From an optimization exercise on the open Yosys and OpenROAD flow, aimed at small area and a short achievable clock period; shortcuts taken in it are not production practice.
Only simulation tests tie the RTL to the original design; equivalence was not proved.
The series may have gaps, and a smaller design here may also do less where the tests do not look.
Power figures rest on the tool's default switching activity, not on a simulated workload.

==> design/flow/design.v <==
module cpu (
    input clk, 
    input reset,
    output reg [31:0] iaddr,
    input [31:0] idata,
    output reg [31:0] daddr,
    input [31:0] drdata,
    output reg [31:0] dwdata,
    output reg [3:0] dwe,
    output [32*32-1:0] registers
);
    reg [31:0] register_file[0:31];  
    reg [31:0] iaddr_d, daddr_q, dwdata_q; 
    reg [3:0] dwe_q;
    reg branch,branch_q;  
    reg we, we_q;
    reg [4:0] reg_file_addr, reg_file_addr_q;
    reg [31:0] register_file_in, register_file_in_q;
    assign registers = {register_file[31], register_file[30], register_file[29], register_file[28], register_file[27], register_file[26], register_file[25], register_file[24], register_file[23], register_file[22], register_file[21], register_file[20], register_file[19], register_file[18], register_file[17], register_file[16], register_file[15], register_file[14], register_file[13], register_file[12], register_file[11], register_file[10], register_file[9], register_file[8], register_file[7], register_file[6], register_file[5], register_file[4], register_file[3], register_file[2], register_file[1], register_file[0]};
    integer i; 
    always @(posedge clk) begin
        if(reset) begin
            iaddr <= 0;
            for(i=0; i<32; i=i+1) begin
                register_file[i] <= 0;
            end
            daddr_q <= 0;
            dwdata_q <= 0;
            dwe_q <= 0;
            branch_q <= 0;
            we_q <= 0;
            reg_file_addr_q <= 0;
            register_file_in_q <= 0;
        end else begin 
            if(branch == 1)
                iaddr <= iaddr_d;
            else
                iaddr <= iaddr_d + 4;
            daddr_q <= daddr;
            if(reg_file_addr == 0)
                register_file[reg_file_addr] <= 0;
            else if(we) begin 
                register_file[reg_file_addr] <= register_file_in;
            end
            dwdata_q <= dwdata;
            dwe_q <= dwe;
            we_q <= we;
            reg_file_addr_q <= reg_file_addr;
            register_file_in_q <= register_file_in;
        end
    end
    always @(*) begin
            branch = branch_q;
            iaddr_d = iaddr;
            daddr = daddr_q;
            we = we_q;
            dwdata = dwdata_q;
            dwe = dwe_q;
            reg_file_addr = reg_file_addr_q;
            register_file_in = register_file_in_q;
        if(idata[1:0] == 'b11) begin
			if(idata[6:2] == 'b00000) begin
				if({idata[14:12]} == 'b000) begin
				    daddr = register_file[idata[19:15]] + {{20{idata[31]}},idata[31:20]};
				    reg_file_addr = idata[11:7]; 
				    register_file_in ={{24{drdata[{daddr[1:0],3'b111}]}},drdata[{daddr[1:0],3'b000} +: 8]};
				    dwe = 0;
				    we = 1;
				end
				if({idata[14:12]} == 'b001) begin
				    daddr = register_file[idata[19:15]] + {{20{idata[31]}},idata[31:20]};
				    reg_file_addr = idata[11:7]; 
				    register_file_in ={{16{drdata[{daddr[1],4'b1111}]}},drdata[{daddr[1],4'b0000} +: 16]};
				    dwe = 0;
				    we = 1;
				end
				if({idata[14:12]} == 'b010) begin
				    daddr = register_file[idata[19:15]] + {{20{idata[31]}},idata[31:20]};
				    reg_file_addr = idata[11:7]; 
				    register_file_in =drdata[31:0];
				    dwe = 0;
				    we = 1;
				end
				if({idata[14:12]} == 'b100) begin
				    daddr = register_file[idata[19:15]] + {{20{idata[31]}},idata[31:20]};
				    reg_file_addr = idata[11:7]; 
				    register_file_in ={{24{1'b0}},drdata[{daddr[1:0],3'b000} +: 8]};
				    dwe = 0;
				    we = 1;
				end
				if({idata[14:12]} == 'b101) begin
				    daddr = register_file[idata[19:15]] + {{20{idata[31]}},idata[31:20]};
				    reg_file_addr = idata[11:7]; 
				    register_file_in ={{16{1'b0}},drdata[{daddr[1],4'b0000} +: 16]};
				    dwe = 0;
				    we = 1;
				end
			end	
			if(idata[6:2] == 'b01000) begin	
				dwe = 0;
				if({idata[14:12]} == 'b000) begin
				    daddr = register_file[idata[19:15]] + {{20{idata[31]}},idata[31:25],idata[11:7]};
				    if(daddr % 4 == 0) begin dwe[0] = 1'b1; dwdata[7:0] = (daddr==0)?0:register_file[idata[24:20]][7:0]; end
				    if(daddr % 4 == 1) begin dwe[1] = 1'b1; dwdata[15:8] = (daddr==0)?0:register_file[idata[24:20]][7:0]; end
				    if(daddr % 4 == 2) begin dwe[2] = 1'b1; dwdata[23:16] = (daddr==0)?0:register_file[idata[24:20]][7:0]; end
				    if(daddr % 4 == 3) begin dwe[3] = 1'b1; dwdata[31:24] = (daddr==0)?0:register_file[idata[24:20]][7:0]; end
				    we = 0;
				end
				if({idata[14:12]} == 'b001) begin
				    we = 0;
				    daddr = register_file[idata[19:15]] + {{20{idata[31]}},idata[31:25],idata[11:7]};
				    if(daddr % 4 == 0) begin dwe[1:0] = 2'b11; dwdata[15:0] = (daddr==0)?0:register_file[idata[24:20]][15:0]; end
				    if(daddr % 4 == 2) begin dwe[3:2] = 2'b11; dwdata[31:16] = (daddr==0)?0:register_file[idata[24:20]][15:0]; end
				end
				if({idata[14:12]} == 'b010) begin
				    daddr = register_file[idata[19:15]] + {{20{idata[31]}},idata[31:25],idata[11:7]};
				    we = 0;
				    dwe = 4'b1111;
				    dwdata = (daddr==0)?0:register_file[idata[24:20]];
				end
			end
		    if(idata[6:2] == 'b01101) begin 
		        reg_file_addr = idata[11:7]; 
		        register_file_in ={idata[31:12],{12{1'b0}}};
		        dwe = 0;
		        we = 1;
		    end
		    if(idata[6:2] == 'b00101) begin
		        reg_file_addr = idata[11:7]; 
		        register_file_in =iaddr_d + {idata[31:12],{12{1'b0}}};
		        dwe = 0;
		        we = 1;
		    end
		    if(idata[6:2] == 'b00100) begin
				if({idata[14:12]} == 'b000) begin
				    reg_file_addr = idata[11:7]; 
				    register_file_in =register_file[idata[19:15]] + {{20{idata[31]}},idata[31:20]};
				    dwe = 0;
				    we = 1;
				end
				if({idata[14:12]} == 'b010) begin 
				    reg_file_addr = idata[11:7]; 
				    register_file_in =$signed(register_file[idata[19:15]])<$signed({{20{idata[31]}},idata[31:20]})?{{31{1'b0}},1'b1}:{32{1'b0}};
				    dwe = 0;
				    we = 1;
				end
				if({idata[14:12]} == 'b011) begin 
				    reg_file_addr = idata[11:7]; 
				    register_file_in =register_file[idata[19:15]]<{{20{idata[31]}},idata[31:20]}?{{31{1'b0}},1'b1}:{32{1'b0}};
				    dwe = 0;
				    we = 1;
				end
				if({idata[14:12]} == 'b100) begin
				    reg_file_addr = idata[11:7]; 
				    register_file_in =register_file[idata[19:15]] ^ {{20{idata[31]}},idata[31:20]};
				    dwe = 0;
				    we = 1;
				end
				if({idata[14:12]} == 'b110) begin
				    reg_file_addr = idata[11:7]; register_file_in =register_file[idata[19:15]] | {{20{idata[31]}},idata[31:20]};
				    dwe = 0;
				    we = 1;
				end
				if({idata[14:12]} == 'b111) begin
				    reg_file_addr = idata[11:7]; register_file_in =register_file[idata[19:15]] & {{20{idata[31]}},idata[31:20]};
				    dwe = 0;
				    we = 1;
				end
				if({idata[31:25],idata[14:12]} == 'b0000000001) begin
				    reg_file_addr = idata[11:7]; 
				    register_file_in =register_file[idata[19:15]] << idata[24:20];
				    dwe = 0;
				    we = 1;
				end
				if({idata[31:25],idata[14:12]} == 'b0000000101) begin
				    reg_file_addr = idata[11:7]; 
				    register_file_in =register_file[idata[19:15]] >> idata[24:20];
				    dwe = 0;
				    we = 1;
				end
				if({idata[31:25],idata[14:12]} == 'b0100000101) begin
				    reg_file_addr = idata[11:7]; 
				    register_file_in =$signed(register_file[idata[19:15]]) >>> idata[24:20];
				    dwe = 0;
				    we = 1;
				end
			end	
			if(idata[6:2] == 'b01100) begin	
				if({idata[31:25],idata[14:12]} == 'b0000000000) begin
				    reg_file_addr = idata[11:7]; 
				    register_file_in = register_file[idata[19:15]] + register_file[idata[24:20]];
				    dwe = 0;
				    we = 1;
				end
				if({idata[31:25],idata[14:12]} == 'b0100000000) begin
				    reg_file_addr = idata[11:7]; 
				    register_file_in = register_file[idata[19:15]] - register_file[idata[24:20]];
				    dwe = 0;
				    we = 1;
				end
				if({idata[31:25],idata[14:12]} == 'b0000000001) begin
				    reg_file_addr = idata[11:7]; 
				    register_file_in = register_file[idata[19:15]] << register_file[idata[24:20]][4:0];
				    dwe = 0;
				    we = 1;
				end
				if({idata[31:25],idata[14:12]} == 'b0000000010) begin
				    reg_file_addr = idata[11:7]; 
				    register_file_in = $signed(register_file[idata[19:15]])<$signed(register_file[idata[24:20]])?{{31{1'b0}},1'b1}:{32{1'b0}};
				    dwe = 0;
				    we = 1;
				end
				if({idata[31:25],idata[14:12]} == 'b0000000011) begin
				    reg_file_addr = idata[11:7]; 
				    register_file_in = register_file[idata[19:15]]<register_file[idata[24:20]]?{{31{1'b0}},1'b1}:{32{1'b0}};
				    dwe = 0;
				    we = 1;
				end
				if({idata[31:25],idata[14:12]} == 'b0000000100) begin
				    reg_file_addr = idata[11:7]; 
				    register_file_in = register_file[idata[19:15]] ^ register_file[idata[24:20]];
				    dwe = 0;
				    we = 1;
				end
				if({idata[31:25],idata[14:12]} == 'b0000000101) begin
				    reg_file_addr = idata[11:7]; 
				    register_file_in = register_file[idata[19:15]] >> register_file[idata[24:20]][4:0];
				    dwe = 0;
				    we = 1;
				end
				if({idata[31:25],idata[14:12]} == 'b0100000101) begin
				    reg_file_addr = idata[11:7];
				    register_file_in = $signed(register_file[idata[19:15]]) >>> register_file[idata[24:20]][4:0];
				    dwe = 0;
				    we = 1;
				end
				if({idata[31:25],idata[14:12]} == 'b0000000110) begin
				    reg_file_addr = idata[11:7]; 
				    register_file_in = register_file[idata[19:15]] | register_file[idata[24:20]];
				    dwe = 0;
				    we = 1;
				end
				if({idata[31:25],idata[14:12]} == 'b0000000111) begin
				    reg_file_addr = idata[11:7];
				    register_file_in = register_file[idata[19:15]] & register_file[idata[24:20]];
				    dwe = 0;
				    we = 1;
				end
			end	
		    if(idata[6:0] == 7'b1101111) begin
		        reg_file_addr = idata[11:7];
		        register_file_in =(reg_file_addr==0)?0:iaddr_d + 4;
		        iaddr_d = iaddr + {{12{idata[31]}},idata[19:12],idata[20],idata[30:21],1'b0};
		        branch = 1;
		        dwe = 0;
		        we = 1;
		    end
		    if({idata[14:12],idata[6:0]} == 10'b0001100111) begin
		        reg_file_addr = idata[11:7]; 
		        register_file_in =(reg_file_addr==0)?0:iaddr_d + 4;
		        iaddr_d = (register_file[idata[19:15]] + {{20{idata[31]}},idata[31:20]})&~1; 
		        branch = 1;
		        dwe = 0;
		        we = 1;
		    end
		    if({idata[14:12],idata[6:0]} == 10'b0001100011) begin
		        if(register_file[idata[24:20]] == register_file[idata[19:15]]) begin 
		            iaddr_d = iaddr_d + {{20{idata[31]}},idata[7],idata[30:25],idata[11:8],1'b0};
		            branch = 1;
		        end
		        dwe = 0;
		        we = 0;
		    end
		    if({idata[14:12],idata[6:0]} == 10'b0011100011) begin
		        if((register_file[idata[24:20]] > register_file[idata[19:15]]) || (register_file[idata[24:20]] < register_file[idata[19:15]])) begin 
		            iaddr_d = iaddr_d + {{20{idata[31]}},idata[7],idata[30:25],idata[11:8],1'b0};
		            branch = 1;
		        end 
		        dwe = 0;
		        we = 0;
		    end
		    if({idata[14:12],idata[6:0]} == 10'b1001100011) begin
		        if($signed(register_file[idata[19:15]]) < $signed(register_file[idata[24:20]])) begin
		            iaddr_d = iaddr_d + {{20{idata[31]}},idata[7],idata[30:25],idata[11:8],1'b0};
		            branch = 1;
		        end 
		        dwe = 0;
		        we = 0;
		    end
		    if({idata[14:12],idata[6:0]} == 10'b1011100011) begin
		        if($signed(register_file[idata[19:15]]) >= $signed(register_file[idata[24:20]])) begin 
		            iaddr_d = iaddr_d + {{20{idata[31]}},idata[7],idata[30:25],idata[11:8],1'b0};
		            branch = 1;
		        end
		        dwe = 0;
		        we = 0;
		    end
		    if({idata[14:12],idata[6:0]} == 10'b1101100011) begin
		        if(register_file[idata[19:15]] < register_file[idata[24:20]]) begin 
		            iaddr_d = iaddr_d + {{20{idata[31]}},idata[7],idata[30:25],idata[11:8],1'b0};
		            branch = 1;
		        end 
		        dwe = 0;
		        we = 0;
		    end
		    if({idata[14:12],idata[6:0]} == 10'b1111100011) begin
		        if(register_file[idata[19:15]] >= register_file[idata[24:20]]) begin 
		            iaddr_d = iaddr_d + {{20{idata[31]}},idata[7],idata[30:25],idata[11:8],1'b0};
		            branch = 1;
		        end 
		        dwe = 0;
		        we = 0;
		    end
		end	    
    end 
endmodule
==> design/flow/run.sh <==
#!/bin/bash
# synth_recipe.tcl (not shown) runs the flow's synth.tcl, then flattens the netlist and writes it again
# the make line also repeats each setting of config.mk as NAME=value (left out here)
make -C /OpenROAD-flow-scripts/flow DESIGN_CONFIG=/design/flow/config.mk WORK_HOME=/design/flow/orfs CLKGATE_MAP_FILE= SYNTH_SCRIPT=/design/flow/synth_recipe.tcl finish
==> design/flow/config.mk <==
export PLATFORM = sky130hd
export DESIGN_NAME = cpu
export DESIGN_NICKNAME = cpu
export VERILOG_FILES = /design/flow/design.v
export SDC_FILE = /design/flow/constraint.sdc
export NUM_CORES = 4
export LEC_CHECK = 0
export CAP_MARGIN = 20
export CORE_MARGIN = 2
export CORE_UTILIZATION = 25
export PLACE_DENSITY = 0.35
export SLEW_MARGIN = 20
==> design/flow/constraint.sdc <==
create_clock -name core_clock -period 22.0 [get_ports {clk}]
set_input_delay 4.4000 -clock core_clock [delete_from_list [all_inputs] [get_ports {clk}]]
set_output_delay 4.4000 -clock core_clock [all_outputs]
set_load 0.01 [all_outputs]
==> run_1/congestion_map.png <==
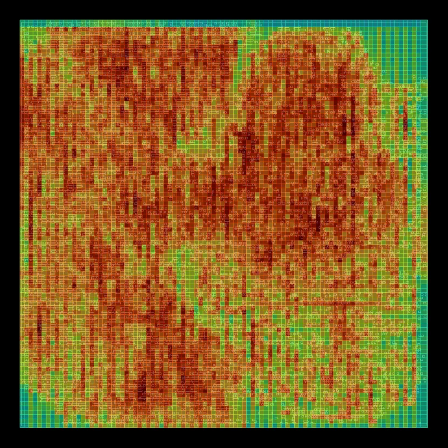
Overall Global Routing Usage: 40.92%
detail-routed net length per standard cell: 49.43 um
met3 track demand over resource: 11.01%
met2 Use GR: 62.04%

==> run_1/m3.png <==
Cells faint in the background.
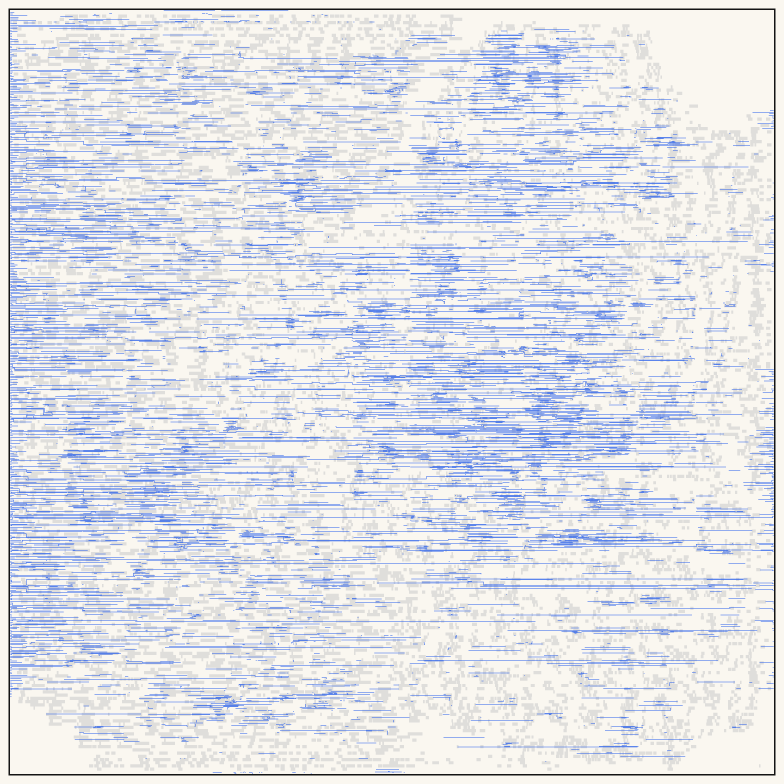
main direction	horizontal
share of all routed wire	10%
longest straight run	371 um
wire length on this layer	88.1 mm
nets with wire on the layer	2638
DR vias: 113000
total routed wirelength: 885.1 mm

==> results.txt, run 1 <==
For the arrival time at the worst endpoint, the log shows 21710 ps. Dividing the detail-routed via count by the number of cells gives 6.312. Setup violations remaining at the end of the flow were counted as 0.

Registers take 0.03349 sq mm. The count of mapped cells out of synthesis was 10610. The number of synthesized register bits came out at 1161.

Layout clock buffer count: 201. For this run, design rule violations remaining after detail routing come to 0. Entering global routing, the biggest net connects 106 pins. Dividing total power by cell area gives a power density of 65.54 mW/mm^2. Prior to clock tree synthesis, the placed netlist has a worst setup slack of 583.7 ps. Family with the most delay on the worst path: compound AO/OA/AOI/OAI gates. In the final layout, the share of cells above drive strength 1 is 21.04%. After global routing the overflow that remains totals 0. For hold timing, the worst endpoint is dwe_q[2]. The number of CTS-inserted buffers came out at 160. The net count of the finished layout is 12830.

The share of the clock period used by the worst path is 94.89%. Clock latency on the worst-skew pair, taken at its later pin, is 1010 ps. The chip width was 645.7 um; the via count of the first global-routing pass was 106300.

The tools report the area taken by multi-input logic gates as 0.06580 sq mm. The worst pin sits at a relative slew slack of 6.454%. The flow ran to the end and the layout has no timing, DRC or antenna violations. Sorting the synthesized cells by area gives the leading types as sky130_fd_sc_hd__edfxtp_1 (30%), sky130_fd_sc_hd__mux4_2 (15%), sky130_fd_sc_hd__nor2_1 (5.6%).

Reg-to-reg critical path startpoint: register_file[19][0]. The logs give 17910 for the post-route non-filler standard cell count and 36 for the number of antenna cells inserted. The share of synthesized area spent on multiplexers was 20.71%. The tree is rooted in a sky130_fd_sc_hd__clkbuf_16.

Across the VDD grid, the largest voltage drop is 52.41 uV. The violation count after the first detailed-routing iteration came out at 17370. Most common cell after layout, fill and taps aside: sky130_fd_sc_hd__nor2_1.
==> run_1/port_trees.png <==
The bar under the picture is 200 um long.
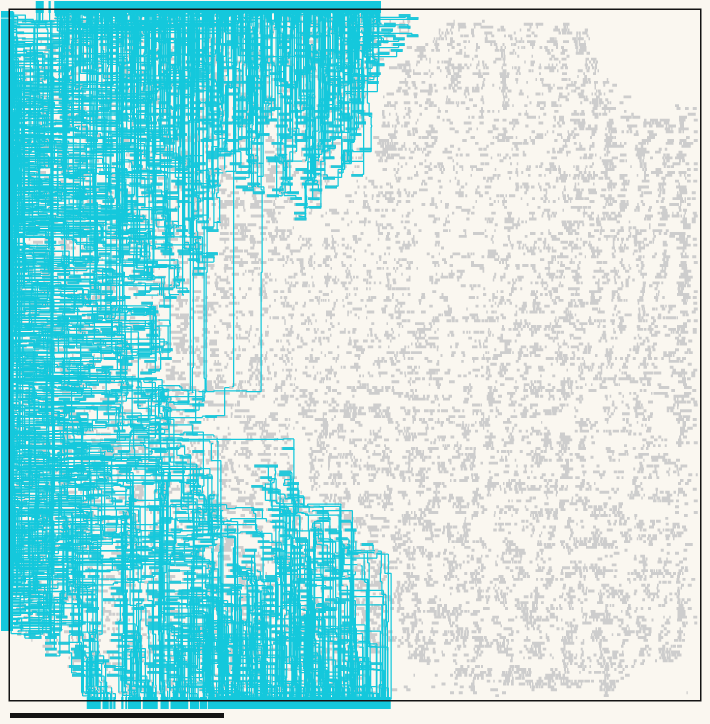
colour	port	direction	edge	end cells	wire
cyan	registers	output	425 left, 336 top, 263 bottom	1024	159 mm
number of port buffers: 1188
ports placed on the boundary: 1190

[run 1: power by group through the flow]
stage	clock network (W)	registers, W	logic, W
6_report	0.00270	0.00261	0.00343
5_1_grt	0.00279	0.00261	0.00346
4_1_cts	0.00272	0.00261	0.00330
3_5_place_dp	0	0.00265	0.00328
3_3_place_gp	0	0.00265	0.00329
2_1_floorplan	0	0.00260	0.00152
[run 1: registers in the layout, summed over array words and instances, names as in the netlist]
register and flops:
register_file_in_q 32, we_q 1, register_file 1024, dwe_q 4
dwdata_q 32, iaddr 31, daddr_q 32, reg_file_addr_q 5
[run 1: worst max path at each step]
| stage | startpoint | endpoint |
|---|---|---|
| global placement | idata[15] | iaddr[31] |
| detailed placement | idata[15] | iaddr[31] |
| finish | idata[15] | iaddr[31] |
| CTS | idata[15] | iaddr[31] |
| floorplan | idata[15] | iaddr[31] |
| global route | idata[15] | iaddr[31] |
[run 1: layer usage]
| layer | GRT usage, % | vias to the layer above | share of wire (%) |
|---|---|---|---|
| met4 | 26.03 | 44 | 7.8 |
| met5 | 0 | - | 0.031 |
| met3 | 11.01 | 1758 | 10 |
| li1 | - | 44170 | - |
| met2 | 62.04 | 7940 | 43 |
| met1 | 51.34 | 59120 | 39 |
## Run 2: files that changed since run 1, shown whole
removed: design/flow/run.sh
==> design/flow/design.v <==
module cpu (
    input clk,
    input reset,
    output [31:0] iaddr,
    input [31:0] idata,
    output [31:0] daddr,
    input [31:0] drdata,
    output [31:0] dwdata,
    output [3:0] dwe,
    output [32*32-1:0] registers
);
    reg [31:1] pc;
    reg [32*32-1:32] rfv;
    assign iaddr = {pc, 1'b0};
    genvar g;
    assign registers = {rfv, 32'd0};
    wire [4:0] rs1 = idata[19:15];
    wire [4:0] rs2 = idata[24:20];
    wire [4:0] rd  = idata[11:7];
    wire [2:0] f3  = idata[14:12];
    wire i2 = idata[2], i3 = idata[3], i4 = idata[4], i5 = idata[5], i6 = idata[6];
    wire is_load   = ~i6 & ~i5 & ~i4;
    wire is_store  = ~i6 &  i5 & ~i4;
    wire is_opimm  = ~i6 & ~i5 &  i4 & ~i2;
    wire is_auipc  = ~i6 & ~i5 &  i4 &  i2;
    wire is_op     = ~i6 &  i5 &  i4 & ~i2;
    wire is_lui    = ~i6 &  i5 &  i4 &  i2;
    wire is_branch =  i6 & ~i2;
    wire is_jalr   =  i6 &  i2 & ~i3;
    wire is_jal    =  i6 &  i3;
    wire [31:0] imm_i = {{20{idata[31]}}, idata[31:20]};
    wire [31:0] imm_s = {{20{idata[31]}}, idata[31:25], idata[11:7]};
    wire [31:0] imm_b = {{20{idata[31]}}, idata[7], idata[30:25], idata[11:8], 1'b0};
    wire [31:0] imm_u = {idata[31:12], 12'd0};
    wire [31:0] imm_j = {{12{idata[31]}}, idata[19:12], idata[20], idata[30:21], 1'b0};
    wire [31:0] a_n, rb_n;
    cpu_rdport u_rd1 (.rf(rfv), .sel(rs1), .q_n(a_n));
    cpu_rdport u_rd2 (.rf(rfv), .sel(rs2), .q_n(rb_n));
    wire [31:0] a = ~a_n;
    wire [31:0] rb = ~rb_n;
    wire use_rs2 = is_op | is_branch;
    wire [31:0] b = use_rs2 ? rb : (is_store ? imm_s : imm_i);
    wire sub = is_branch | ((is_op | is_opimm) & (f3[2:1] == 2'b01)) |
               (is_op & (f3 == 3'b000) & idata[30]);
    wire [31:0] sum;
    cpu_ks_add u_alu_add (.a(a), .b(b ^ {32{sub}}), .cin(sub), .s(sum));
    wire lt  = (a[31] ^ b[31]) ? a[31] : sum[31];
    wire ltu = (a[31] ^ b[31]) ? b[31] : sum[31];
    wire eq  = (a == rb);
    wire shl = ~f3[2];
    reg [31:0] a_rev, sh_rev;
    integer j;
    always @(*) for (j = 0; j < 32; j = j + 1) a_rev[j] = a[31-j];
    wire [31:0] sh_in = shl ? a_rev : a;
    wire sh_fill = idata[30] & a[31] & ~shl;
    wire [31:0] sh_out = $signed({sh_fill, sh_in}) >>> b[4:0];
    always @(*) for (j = 0; j < 32; j = j + 1) sh_rev[j] = sh_out[31-j];
    wire [31:0] shres = shl ? sh_rev : sh_out;
    reg [31:0] alu;
    always @(*) begin
        case (f3)
            3'b000: alu = sum;
            3'b001: alu = shres;
            3'b010: alu = {31'd0, lt};
            3'b011: alu = {31'd0, ltu};
            3'b100: alu = a ^ b;
            3'b101: alu = shres;
            3'b110: alu = a | b;
            default: alu = a & b;
        endcase
    end
    wire [31:0] pcx = {pc, 1'b0};
    wire [31:0] pimm = is_branch ? imm_b : (is_jal ? imm_j : imm_u);
    wire [31:0] pc_imm = pcx + pimm;
    wire [31:0] pc4 = pcx + 32'd4;
    wire cond = f3[2] ? (f3[1] ? ltu : lt) : eq;
    wire taken = is_jal | (is_branch & (cond ^ f3[0]));
    wire [31:1] pc_next = is_jalr ? sum[31:1] : (taken ? pc_imm[31:1] : pc4[31:1]);
    always @(posedge clk) begin
        if (reset) pc <= 31'd0;
        else pc <= pc_next;
    end
    wire [1:0] ao = addr[1:0];
    wire [7:0] lbyte = ao[1] ? (ao[0] ? drdata[31:24] : drdata[23:16])
                             : (ao[0] ? drdata[15:8]  : drdata[7:0]);
    wire [15:0] lhalf = ao[1] ? drdata[31:16] : drdata[15:0];
    wire lsgn = ~f3[2] & (f3[0] ? lhalf[15] : lbyte[7]);
    wire [31:0] ldata = f3[1] ? drdata :
                        (f3[0] ? {{16{lsgn}}, lhalf} : {{24{lsgn}}, lbyte});
    wire wen = ~(is_store | is_branch);
    wire [31:0] wd = is_load ? ldata :
                     is_lui ? imm_u :
                     is_auipc ? pc_imm :
                     (is_jal | is_jalr) ? pc4 : alu;
    wire [31:0] wdr = reset ? 32'd0 : wd;
    generate for (g = 1; g < 32; g = g + 1) begin : g_rf
        wire en = reset | (wen & (rd == g));
        wire [31:0] d;
        cpu_hold #(.W(32)) u_hold (.q(rfv[32*g +: 32]), .wd(wdr), .en(en), .en_n(~en), .d(d));
        always @(posedge clk) rfv[32*g +: 32] <= d;
    end endgenerate
    wire [31:0] imm_ls = is_store ? imm_s : imm_i;
    wire [31:0] addr;
    cpu_agu u_agu (.a_n(a_n), .b(imm_ls), .s(addr));
    assign daddr = addr;
    wire [31:0] imm_s_m1 = imm_s - 32'd1;
    wire zaddr;
    cpu_zdet u_zdet (.a_n(a_n), .c(imm_s_m1), .z(zaddr));
    assign dwe = ~is_store ? 4'b0000 :
                 f3[1] ? 4'b1111 :
                 f3[0] ? (ao[0] ? 4'b0000 : (ao[1] ? 4'b1100 : 4'b0011)) :
                 (4'b0001 << ao);
    wire [31:0] sdata = f3[1] ? rb : (f3[0] ? {2{rb[15:0]}} : {4{rb[7:0]}});
    assign dwdata = zaddr ? 32'd0 : sdata;
endmodule
module cpu_rdport (
    input [32*32-1:32] rf,
    input [4:0] sel,
    output [31:0] q_n
);
    wire [31:0] oh;
    genvar k, b;
    assign oh[0] = 1'b0;
    generate for (k = 1; k < 32; k = k + 1) begin : g_dec
        assign oh[k] = (sel == k);
    end endgenerate
    generate for (b = 0; b < 32; b = b + 1) begin : g_bit
        wire [10:0] t;
        for (k = 0; k < 10; k = k + 1) begin : g_ao
            cpu_ao222i u (.a0(oh[3*k+1]), .b0(rf[32*(3*k+1)+b]),
                          .a1(oh[3*k+2]), .b1(rf[32*(3*k+2)+b]),
                          .a2(oh[3*k+3]), .b2(rf[32*(3*k+3)+b]), .y(t[k]));
        end
        cpu_nand2 u_n31 (.a(oh[31]), .b(rf[32*31+b]), .y(t[10]));
        wire u0, u1, u2;
        cpu_nand4 u_c0 (.a(t[0]), .b(t[1]), .c(t[2]), .d(t[3]), .y(u0));
        cpu_nand4 u_c1 (.a(t[4]), .b(t[5]), .c(t[6]), .d(t[7]), .y(u1));
        cpu_nand3 u_c2 (.a(t[8]), .b(t[9]), .c(t[10]), .y(u2));
        cpu_nor3 u_o (.a(u0), .b(u1), .c(u2), .y(q_n[b]));
    end endgenerate
endmodule
module cpu_hold #(parameter W = 32) (
    input [W-1:0] q,
    input [W-1:0] wd,
    input en,
    input en_n,
    output [W-1:0] d
);
    genvar b;
    generate for (b = 0; b < W; b = b + 1) begin : g_b
        cpu_ao22 u (.a0(wd[b]), .b0(en), .a1(q[b]), .b1(en_n), .y(d[b]));
    end endgenerate
endmodule
module cpu_ao22 (input a0, b0, a1, b1, output y);
    assign y = (a0 & b0) | (a1 & b1);
endmodule
module cpu_ao222i (input a0, b0, a1, b1, a2, b2, output y);
    assign y = ~((a0 & b0) | (a1 & b1) | (a2 & b2));
endmodule
module cpu_nand2 (input a, b, output y);
    assign y = ~(a & b);
endmodule
module cpu_nand3 (input a, b, c, output y);
    assign y = ~(a & b & c);
endmodule
module cpu_nand4 (input a, b, c, d, output y);
    assign y = ~(a & b & c & d);
endmodule
module cpu_nor3 (input a, b, c, output y);
    assign y = ~(a | b | c);
endmodule
module cpu_inv (input a, output y);
    assign y = ~a;
endmodule
module cpu_nor2 (input a, b, output y);
    assign y = ~(a | b);
endmodule
module cpu_nor2b (input a, b, output y);
    assign y = ~a & b;
endmodule
module cpu_and2 (input a, b, output y);
    assign y = a & b;
endmodule
module cpu_a21o (input a1, a2, b1, output y);
    assign y = (a1 & a2) | b1;
endmodule
module cpu_xor2 (input a, b, output y);
    assign y = a ^ b;
endmodule
module cpu_xnor2 (input a, b, output y);
    assign y = ~(a ^ b);
endmodule
module cpu_a21oi (input a1, a2, b1, output y);
    assign y = ~((a1 & a2) | b1);
endmodule
module cpu_o21ai (input a1, a2, b1, output y);
    assign y = ~((a1 | a2) & b1);
endmodule
module cpu_agu (
    input [31:0] a_n,
    input [31:0] b,
    output [31:0] s
);
    wire [31:0] G [0:5];
    wire [31:0] P [0:5];
    genvar i, k;
    generate for (i = 0; i < 32; i = i + 1) begin : g_l0
        cpu_nor2b u_g (.a(a_n[i]), .b(b[i]), .y(G[0][i]));
        cpu_xnor2 u_p (.a(a_n[i]), .b(b[i]), .y(P[0][i]));
    end endgenerate
    generate for (k = 1; k <= 5; k = k + 1) begin : g_lv
        for (i = 0; i < 32; i = i + 1) begin : g_n
            if (i < (1 << (k-1))) begin : g_pass
                cpu_inv u_g (.a(G[k-1][i]), .y(G[k][i]));
                assign P[k][i] = 1'b0;
            end else if (k % 2 == 1) begin : g_odd
                cpu_a21oi u_g (.a1(P[k-1][i]), .a2(G[k-1][i-(1<<(k-1))]), .b1(G[k-1][i]), .y(G[k][i]));
                if (i >= (2 << (k-1))) begin : g_p
                    cpu_nand2 u_p (.a(P[k-1][i]), .b(P[k-1][i-(1<<(k-1))]), .y(P[k][i]));
                end else begin : g_np
                    assign P[k][i] = 1'b0;
                end
            end else begin : g_even
                cpu_o21ai u_g (.a1(P[k-1][i]), .a2(G[k-1][i-(1<<(k-1))]), .b1(G[k-1][i]), .y(G[k][i]));
                if (i >= (2 << (k-1))) begin : g_p
                    cpu_nor2 u_p (.a(P[k-1][i]), .b(P[k-1][i-(1<<(k-1))]), .y(P[k][i]));
                end else begin : g_np
                    assign P[k][i] = 1'b0;
                end
            end
        end
    end endgenerate
    assign s[0] = P[0][0];
    cpu_xor2 u_s1 (.a(P[0][1]), .b(G[0][0]), .y(s[1]));
    generate for (i = 2; i < 32; i = i + 1) begin : g_s
        localparam integer F = (i - 1 < 2) ? 1 : (i - 1 < 4) ? 2 : (i - 1 < 8) ? 3 : (i - 1 < 16) ? 4 : 5;
        if (F % 2 == 1) begin : g_n
            cpu_xnor2 u_s (.a(P[0][i]), .b(G[F][i-1]), .y(s[i]));
        end else begin : g_pos
            cpu_xor2 u_s (.a(P[0][i]), .b(G[F][i-1]), .y(s[i]));
        end
    end endgenerate
endmodule
module cpu_ks_add (
    input [31:0] a,
    input [31:0] b,
    input cin,
    output [31:0] s
);
    wire [31:0] G [0:5];
    wire [31:0] P [0:5];
    genvar i, k;
    wire g00;
    cpu_and2 u_g00 (.a(a[0]), .b(b[0]), .y(g00));
    cpu_a21o u_g0c (.a1(P[0][0]), .a2(cin), .b1(g00), .y(G[0][0]));
    cpu_xor2 u_p0 (.a(a[0]), .b(b[0]), .y(P[0][0]));
    generate for (i = 1; i < 32; i = i + 1) begin : g_l0
        cpu_and2 u_g (.a(a[i]), .b(b[i]), .y(G[0][i]));
        cpu_xor2 u_p (.a(a[i]), .b(b[i]), .y(P[0][i]));
    end endgenerate
    generate for (k = 1; k <= 5; k = k + 1) begin : g_lv
        for (i = 0; i < 32; i = i + 1) begin : g_n
            if (i < (1 << (k-1))) begin : g_pass
                cpu_inv u_g (.a(G[k-1][i]), .y(G[k][i]));
                assign P[k][i] = 1'b0;
            end else if (k % 2 == 1) begin : g_odd
                cpu_a21oi u_g (.a1(P[k-1][i]), .a2(G[k-1][i-(1<<(k-1))]), .b1(G[k-1][i]), .y(G[k][i]));
                if (i >= (2 << (k-1))) begin : g_p
                    cpu_nand2 u_p (.a(P[k-1][i]), .b(P[k-1][i-(1<<(k-1))]), .y(P[k][i]));
                end else begin : g_np
                    assign P[k][i] = 1'b0;
                end
            end else begin : g_even
                cpu_o21ai u_g (.a1(P[k-1][i]), .a2(G[k-1][i-(1<<(k-1))]), .b1(G[k-1][i]), .y(G[k][i]));
                if (i >= (2 << (k-1))) begin : g_p
                    cpu_nor2 u_p (.a(P[k-1][i]), .b(P[k-1][i-(1<<(k-1))]), .y(P[k][i]));
                end else begin : g_np
                    assign P[k][i] = 1'b0;
                end
            end
        end
    end endgenerate
    cpu_xor2 u_s0 (.a(P[0][0]), .b(cin), .y(s[0]));
    cpu_xor2 u_s1 (.a(P[0][1]), .b(G[0][0]), .y(s[1]));
    generate for (i = 2; i < 32; i = i + 1) begin : g_s
        localparam integer F = (i - 1 < 2) ? 1 : (i - 1 < 4) ? 2 : (i - 1 < 8) ? 3 : (i - 1 < 16) ? 4 : 5;
        if (F % 2 == 1) begin : g_n
            cpu_xnor2 u_s (.a(P[0][i]), .b(G[F][i-1]), .y(s[i]));
        end else begin : g_pos
            cpu_xor2 u_s (.a(P[0][i]), .b(G[F][i-1]), .y(s[i]));
        end
    end endgenerate
endmodule
module cpu_zdet (
    input [31:0] a_n,
    input [31:0] c,
    output z
);
    assign z = (a_n == c);
endmodule
==> design/flow/flow/run.sh <==
#!/bin/bash
set -euo pipefail
bash standard.sh "BUFFER_PORTS_ARGS=-buffer_cell sky130_fd_sc_hd__buf_1" \
  SETUP_SLACK_MARGIN=9 IO_CONSTRAINTS=$PWD/flow/pins.tcl finish > make.log 2>&1
==> design/flow/flow/pins.tcl <==
# Keep the 31 register-file pins of each bit together, so that each bit's
# flip-flops and read-port gates can sit together near their pins.
for {set b 0} {$b < 32} {incr b} {
  set names {}
  for {set i 1} {$i < 32} {incr i} {
    lappend names "registers\[[expr {32 * $i + $b}]\]"
  }
  set_io_pin_constraint -group -order -pin_names $names
}
==> design/flow/standard.sh <==
#!/bin/bash
# synth_recipe.tcl (not shown) runs the flow's synth.tcl, then flattens the netlist and writes it again
# the make line also repeats each setting of config.mk as NAME=value (left out here)
make -C /OpenROAD-flow-scripts/flow DESIGN_CONFIG=/design/flow/config.mk WORK_HOME=/design/flow/orfs CLKGATE_MAP_FILE= SYNTH_SCRIPT=/design/flow/synth_recipe.tcl "${@:-finish}"
==> design/flow/config.mk <==
export PLATFORM = sky130hd
export DESIGN_NAME = cpu
export DESIGN_NICKNAME = cpu
export VERILOG_FILES = /design/flow/design.v
export SDC_FILE = /design/flow/constraint.sdc
export NUM_CORES = 4
export LEC_CHECK = 0
export CAP_MARGIN = 20
export CORE_MARGIN = 2
export CORE_UTILIZATION = 32
export PLACE_DENSITY = 0.45
export SLEW_MARGIN = 20
export SYNTH_HIERARCHICAL = 1
export SYNTH_MINIMUM_KEEP_SIZE = 0
==> run_2/m1.png <==
Supply wires on this layer in grey.
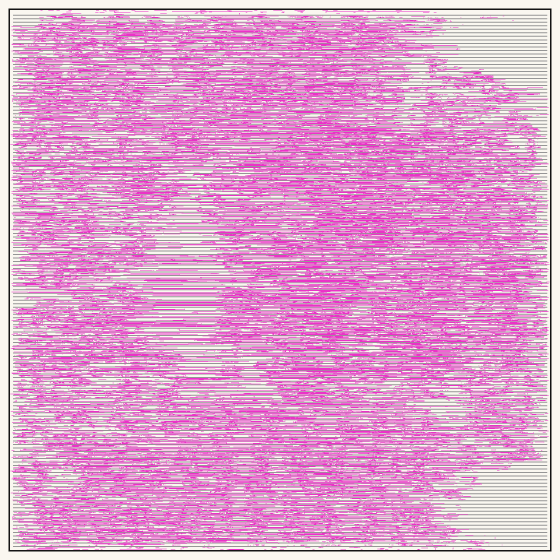
main direction	horizontal
longest straight run	125 um
wire length on this layer	165 mm
share of all routed wire	36%

==> run_2/m3.png <==
Cells faint in the background.
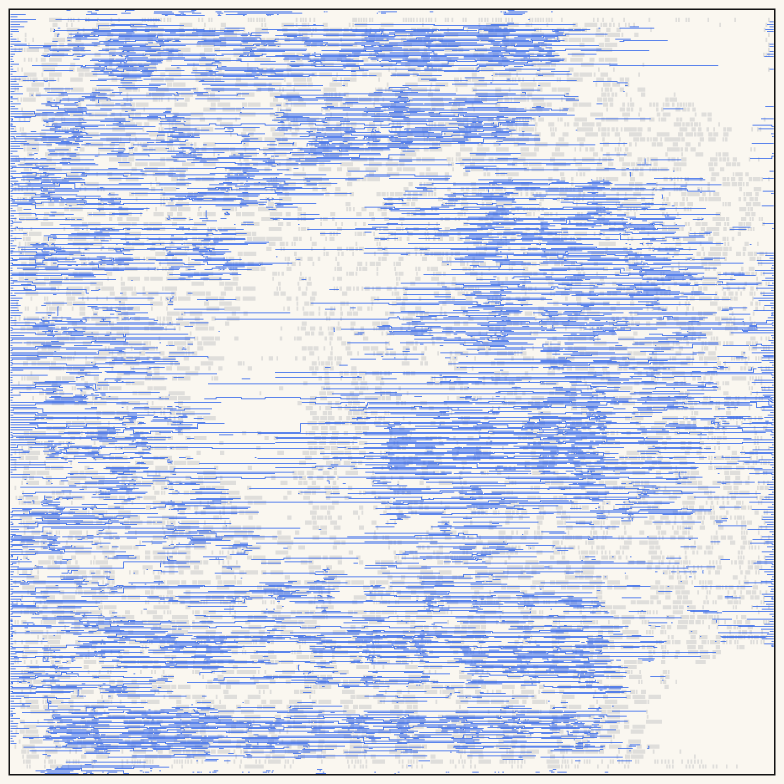
met3 track demand over resource: 23.78%
total routed wirelength: 463.6 mm
DR vias: 70830

==> run_2/congestion_map.png <==
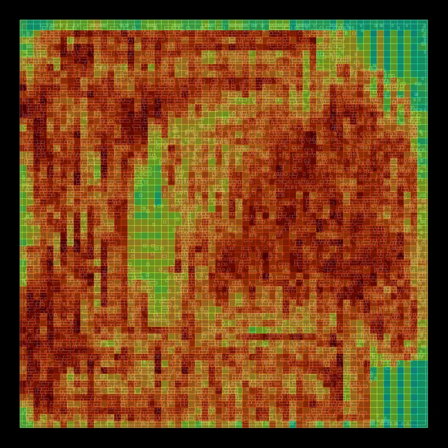
Final Core Density: 40.50%
Overall Global Routing Usage: 50.08%
detail-routed net length per standard cell: 49.22 um
met2 Use GR: 68.14%
GRT met1 Usage: 60.41%

==> results.txt, run 2 <==
The number of clock buffers added by TritonCTS is 116. The run gives 1190 as the number of placed I/O pins. The tools report the maximum number of pins on one net before global-route repair as 61. The largest registers in the layout are rfv: 992 flops, pc: 31 flops. Leaving out filler cells and counting taps, the final layout contains 9419. The register with the most flip-flops in the layout has 992 of them.

For this run the aggregate overflow at the end of global routing stands at 0. The number of vias per cell was 7.519. The run finished with no timing, DRC or antenna violations.

The tools report the via count of the first global-routing pass as 62510. Cells with a size suffix above 1 make up 13.69% of the layout. Yosys attributes the largest share of cell area to sky130_fd_sc_hd__dfxtp_1 (37%), sky130_fd_sc_hd__a22o_1 (16%), sky130_fd_sc_hd__a222oi_1 (12%). The run gives 593.7 mm as the first-pass GRT wire length. The reg-to-reg critical path startpoint is rfv[235]. The chip width came out at 417.5 um. Arrival time at the worst endpoint: 8750 ps. The tools report the violation count after the first detailed-routing iteration as 16970. Leaving out fill and tap cells, the most frequent cell in the layout is sky130_fd_sc_hd__buf_1.

The number of synthesized register bits came out at 1023. The later pin in the worst-skew pair is clocked with a latency of 820 ps. Family with the most delay on the worst path: simple AND/OR/NAND/NOR gates. Counting flops per register, the top entry is rfv. For this run, the post-layout net count is 7246. In the synthesized netlist, the number of instances is 5679. The critical path launch point is idata[17].

Headroom to the max-slew limit came out at 5.693%. In this run the worst setup path terminates at daddr[31]. The number of endpoints failing setup at the final stage was 0; the share of synthesized area spent on multiplexers was 2.399%.

OpenSTA, run right after detailed placement, puts the worst setup slack at 7410 ps.
-- run 2: layer usage --
layer / up-vias / GRT usage [%] / wire length, um
met2: 7708 / 68.14 / 178900
met1: 34780 / 60.41 / 164600
met5: - / 0.6946 / 230
met4: 21 / 37.70 / 44270
li1: 26440 / - / -
met3: 1880 / 23.78 / 75510
-- run 2: cell type report --
class | instances | area, sq um | area share, %
Tap cell | 2218 | 2775 | 4.039
Inverter | 162 | 613.1 | 0.8923
Clock inverter | 44 | 531.8 | 0.7739
Timing Repair Buffer | 1435 | 6765 | 9.846
Clock buffer | 171 | 3411 | 4.964
Multi-Input combinational cell | 4343 | 34080 | 49.59
Antenna cell | 23 | 57.56 | 0.08377
Sequential cell | 1023 | 20480 | 29.81
-- run 2: power breakdown --
group / internal, W / switching, W / leakage, nW / total [W]
Combinational: 0.000761 / 0.00192 / 15.5 / 0.00268
Sequential: 0.00213 / 0.000376 / 8.45 / 0.00251
Clock: 0.00117 / 0.000894 / 1.96 / 0.00206
Total: 0.00406 / 0.00319 / 25.9 / 0.00725
-- run 2: repair_timing --
action	in CTS	in global routing
pin swaps	14	5
cloned	1	0
setup buffers	21	6
endpoints found under the setup margin	68	57
gates resized for setup	90	15
## Run 3: what changed since run 2
--- a/design/flow/config.mk
+++ b/design/flow/config.mk
@@ -6,9 +6,9 @@
 export NUM_CORES = 4
 export LEC_CHECK = 0
 export CAP_MARGIN = 20
-export CORE_MARGIN = 2
-export CORE_UTILIZATION = 32
-export PLACE_DENSITY = 0.45
+export CORE_MARGIN = 6
+export CORE_UTILIZATION = 27
+export PLACE_DENSITY = 0.4
 export SLEW_MARGIN = 20
 export SYNTH_HIERARCHICAL = 1
 export SYNTH_MINIMUM_KEEP_SIZE = 0
==> run_3/congestion_map.png <==
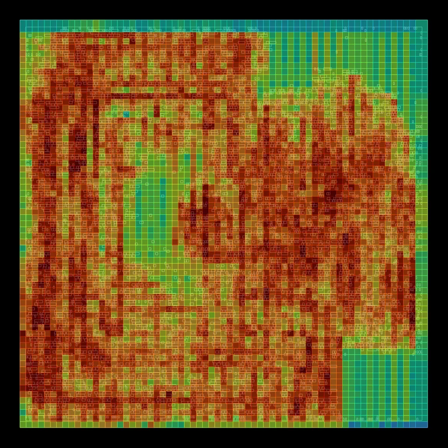
met3 track demand over resource: 17.06%
Top Usage Layer GRT: met2

==> run_3/m1.png <==
Supply wires on this layer in grey.
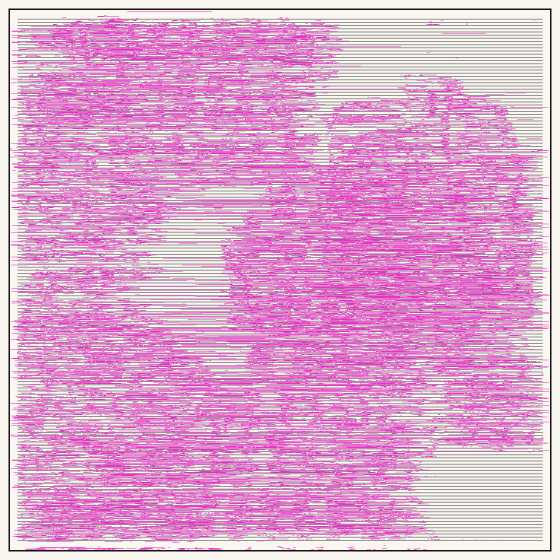
DR vias: 69090
GRT met1 Usage: 49.89%
total routed wirelength: 477.1 mm

==> run_3/port_trees.png <==
The bar under the picture is 100 um long.
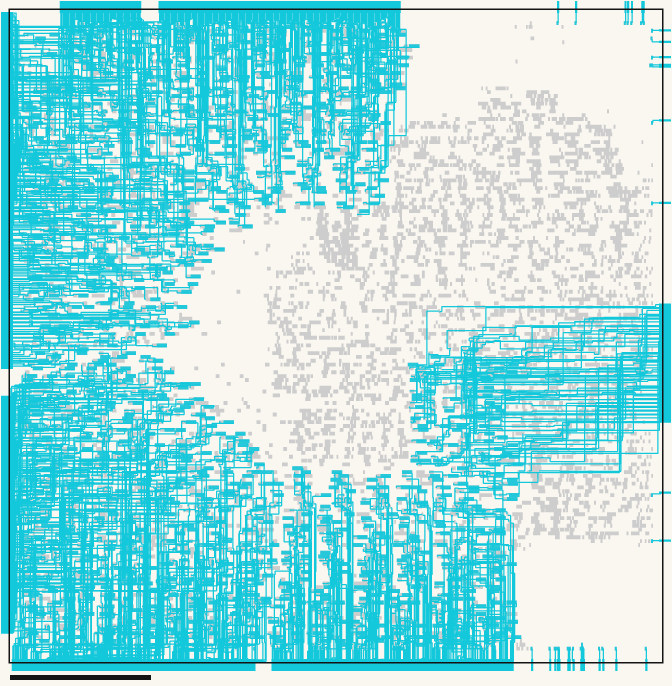
number of port buffers: 1154

==> results.txt, run 3 <==
For this run, the share of the core covered by cells in the final layout is 34.51%. In this run the worst setup path terminates at dwdata[9]. The tools report the detailed-routing iteration count for the pre-antenna-repair pass as 13. Post-CTS clock slew at the launch and capture registers of the worst setup and hold paths: 60 ps.

In the final layout, the registers with the most flip-flops are rfv: 992 flops, pc: 31 flops. For the maximum number of pins on one net before global-route repair, the log shows 56. In the finished design the tool counted flip-flops and latches totalling 1023.

The number of antenna diodes in the final layout is 18. The violation count after the first detailed-routing iteration came out at 15010. More flip-flops sit in one register than any other, and that register is rfv. The total setup buffers inserted after CTS is 32. Global routing used 41.62% of the available tracks across all layers. The worst register-to-register path begins at rfv[224]. In the final design database the tool counted 7260 nets. In this run, post-CTS repair resized a total of 43 instances. The number of flip-flops in the largest register is 992. The number of clock buffers added by TritonCTS is 115. The fraction of final layout cells with drive strength greater than 1 works out to 13.96%. The run gives 8860 ps as the final setup slack of the worst path. The root buffer cell chosen for the clock tree is sky130_fd_sc_hd__clkbuf_16. Sorting the synthesized cells by area gives the leading types as sky130_fd_sc_hd__dfxtp_1 (37%), sky130_fd_sc_hd__a22o_1 (16%), sky130_fd_sc_hd__a222oi_1 (12%). The clock buffers instantiated in the layout total 168.

The number of multi-input combinational cells in the layout is 4343. The share of final layout cell area taken by clock buffers and inverters came out at 5.680%. The fill cell instance count of the final layout is 20880, and the met2 track demand over resource in global routing is 60.21%. First-pass GRT wire length: 605.0 mm. The setup slack after placement was 7564 ps; the total area of sequential cells was 0.02048 sq mm. Routed length per instance: 48.36 um.

The run finished with no timing, DRC or antenna violations. The DRC violation count after routing is 0. After global routing the overflow that remains totals 0. Chip width: 462.2 um.

The multi-input combinational cells in the finished layout cover a total of 0.03406 sq mm. The ratio of total power to cell area was 105.2 mW/mm^2; the number of synthesized register bits was 1023. Clock insertion delay at the later pin of the skew report: 810 ps.

The share of the clock period used by the worst path was 59.73%. The most common cell after layout, fill and taps aside was sky130_fd_sc_hd__buf_1. The non-clock inverters instantiated in the layout total 162.

Measured against its own limit, the worst slew margin works out to 16.86%. The via count of the first global-routing pass came out at 62060. Critical path launch point: idata[18].

The top cell class by occupied area is multi-input gates. The worst-case IR drop observed on VDD is 74.17 uV. Data arrives at the worst endpoint at 8740 ps.

The routed design uses 193.4 mm of met2 wire. The number of buffers outside the clock class in the layout was 1450; the count of mapped cells out of synthesis was 5679. Registers represent a cell area share of 29.60%. Number of endpoints failing setup at the final stage: 0. The path with the worst hold slack has its endpoint at rfv[907].

The flow inserted 2656 tap cells. The final max-slew violation count was 0; the share of cell area taken by multi-input logic gates was 49.23%.
## run 3: cell counts after synthesis
Identical to the previous run, type by type.
## run 3: critical path, stage by stage
cell	delay, ps
sky130_fd_sc_hd__buf_2	300
sky130_fd_sc_hd__nand2b_4	360
sky130_fd_sc_hd__nor2_4	90
sky130_fd_sc_hd__buf_4	320
sky130_fd_sc_hd__a222oi_1	540
sky130_fd_sc_hd__nand4_1	320
sky130_fd_sc_hd__nor3_4	350
sky130_fd_sc_hd__buf_4	420
sky130_fd_sc_hd__xor2_1	240
sky130_fd_sc_hd__nor4_1	90
sky130_fd_sc_hd__nand4_1	90
sky130_fd_sc_hd__buf_4	150
sky130_fd_sc_hd__nor2_4	40
sky130_fd_sc_hd__buf_4	190
sky130_fd_sc_hd__a211oi_1	530
sky130_fd_sc_hd__buf_1	230
## run 3: where the power goes
part           switching [W]  leakage [nW]  total, W  internal, W
sequential          0.000379          8.45   0.00251      0.00213
combinational        0.00194          15.5   0.00270     0.000760
clock               0.000894          1.94   0.00207      0.00117
total                0.00321          25.9   0.00728      0.00407

==> port drivers added, routing unchanged <==
No port has a modelled driver above. Below, the same layouts with a new extraction and two added sets of constraints.
Step 1: set_driving_cell puts a clkbuf_16 on clk and a buf_2 on each other input, an assumption about the parent block.
Step 2, shift: input delay + t, output delay - t, t = (earliest + latest rising clock arrival at the registers) / 2. This alone moves slack from input paths to output paths.
Three values: ideal ports, drivers, drivers and shift; two values: the first two.
| run | t, ns | setup WS [ns] | worst setup path at the end | pins driven straight from the clock port |
|---|---|---|---|---|
| run 1 | 1.076 | 1.125 / 1.177 / 0.101 | input to register | 1 |
| run 2 | 0.855 | 8.854 / 8.692 / 8.423 | input to register | 1 |
| run 3 | 0.847 | 8.860 / 8.784 / 8.143 | input to register | 1 |
After both steps every run listed still meets setup and hold. The setup slack of run 1, which loses most, moves by +0.052 ns with the drivers and by -1.024 ns with both steps.
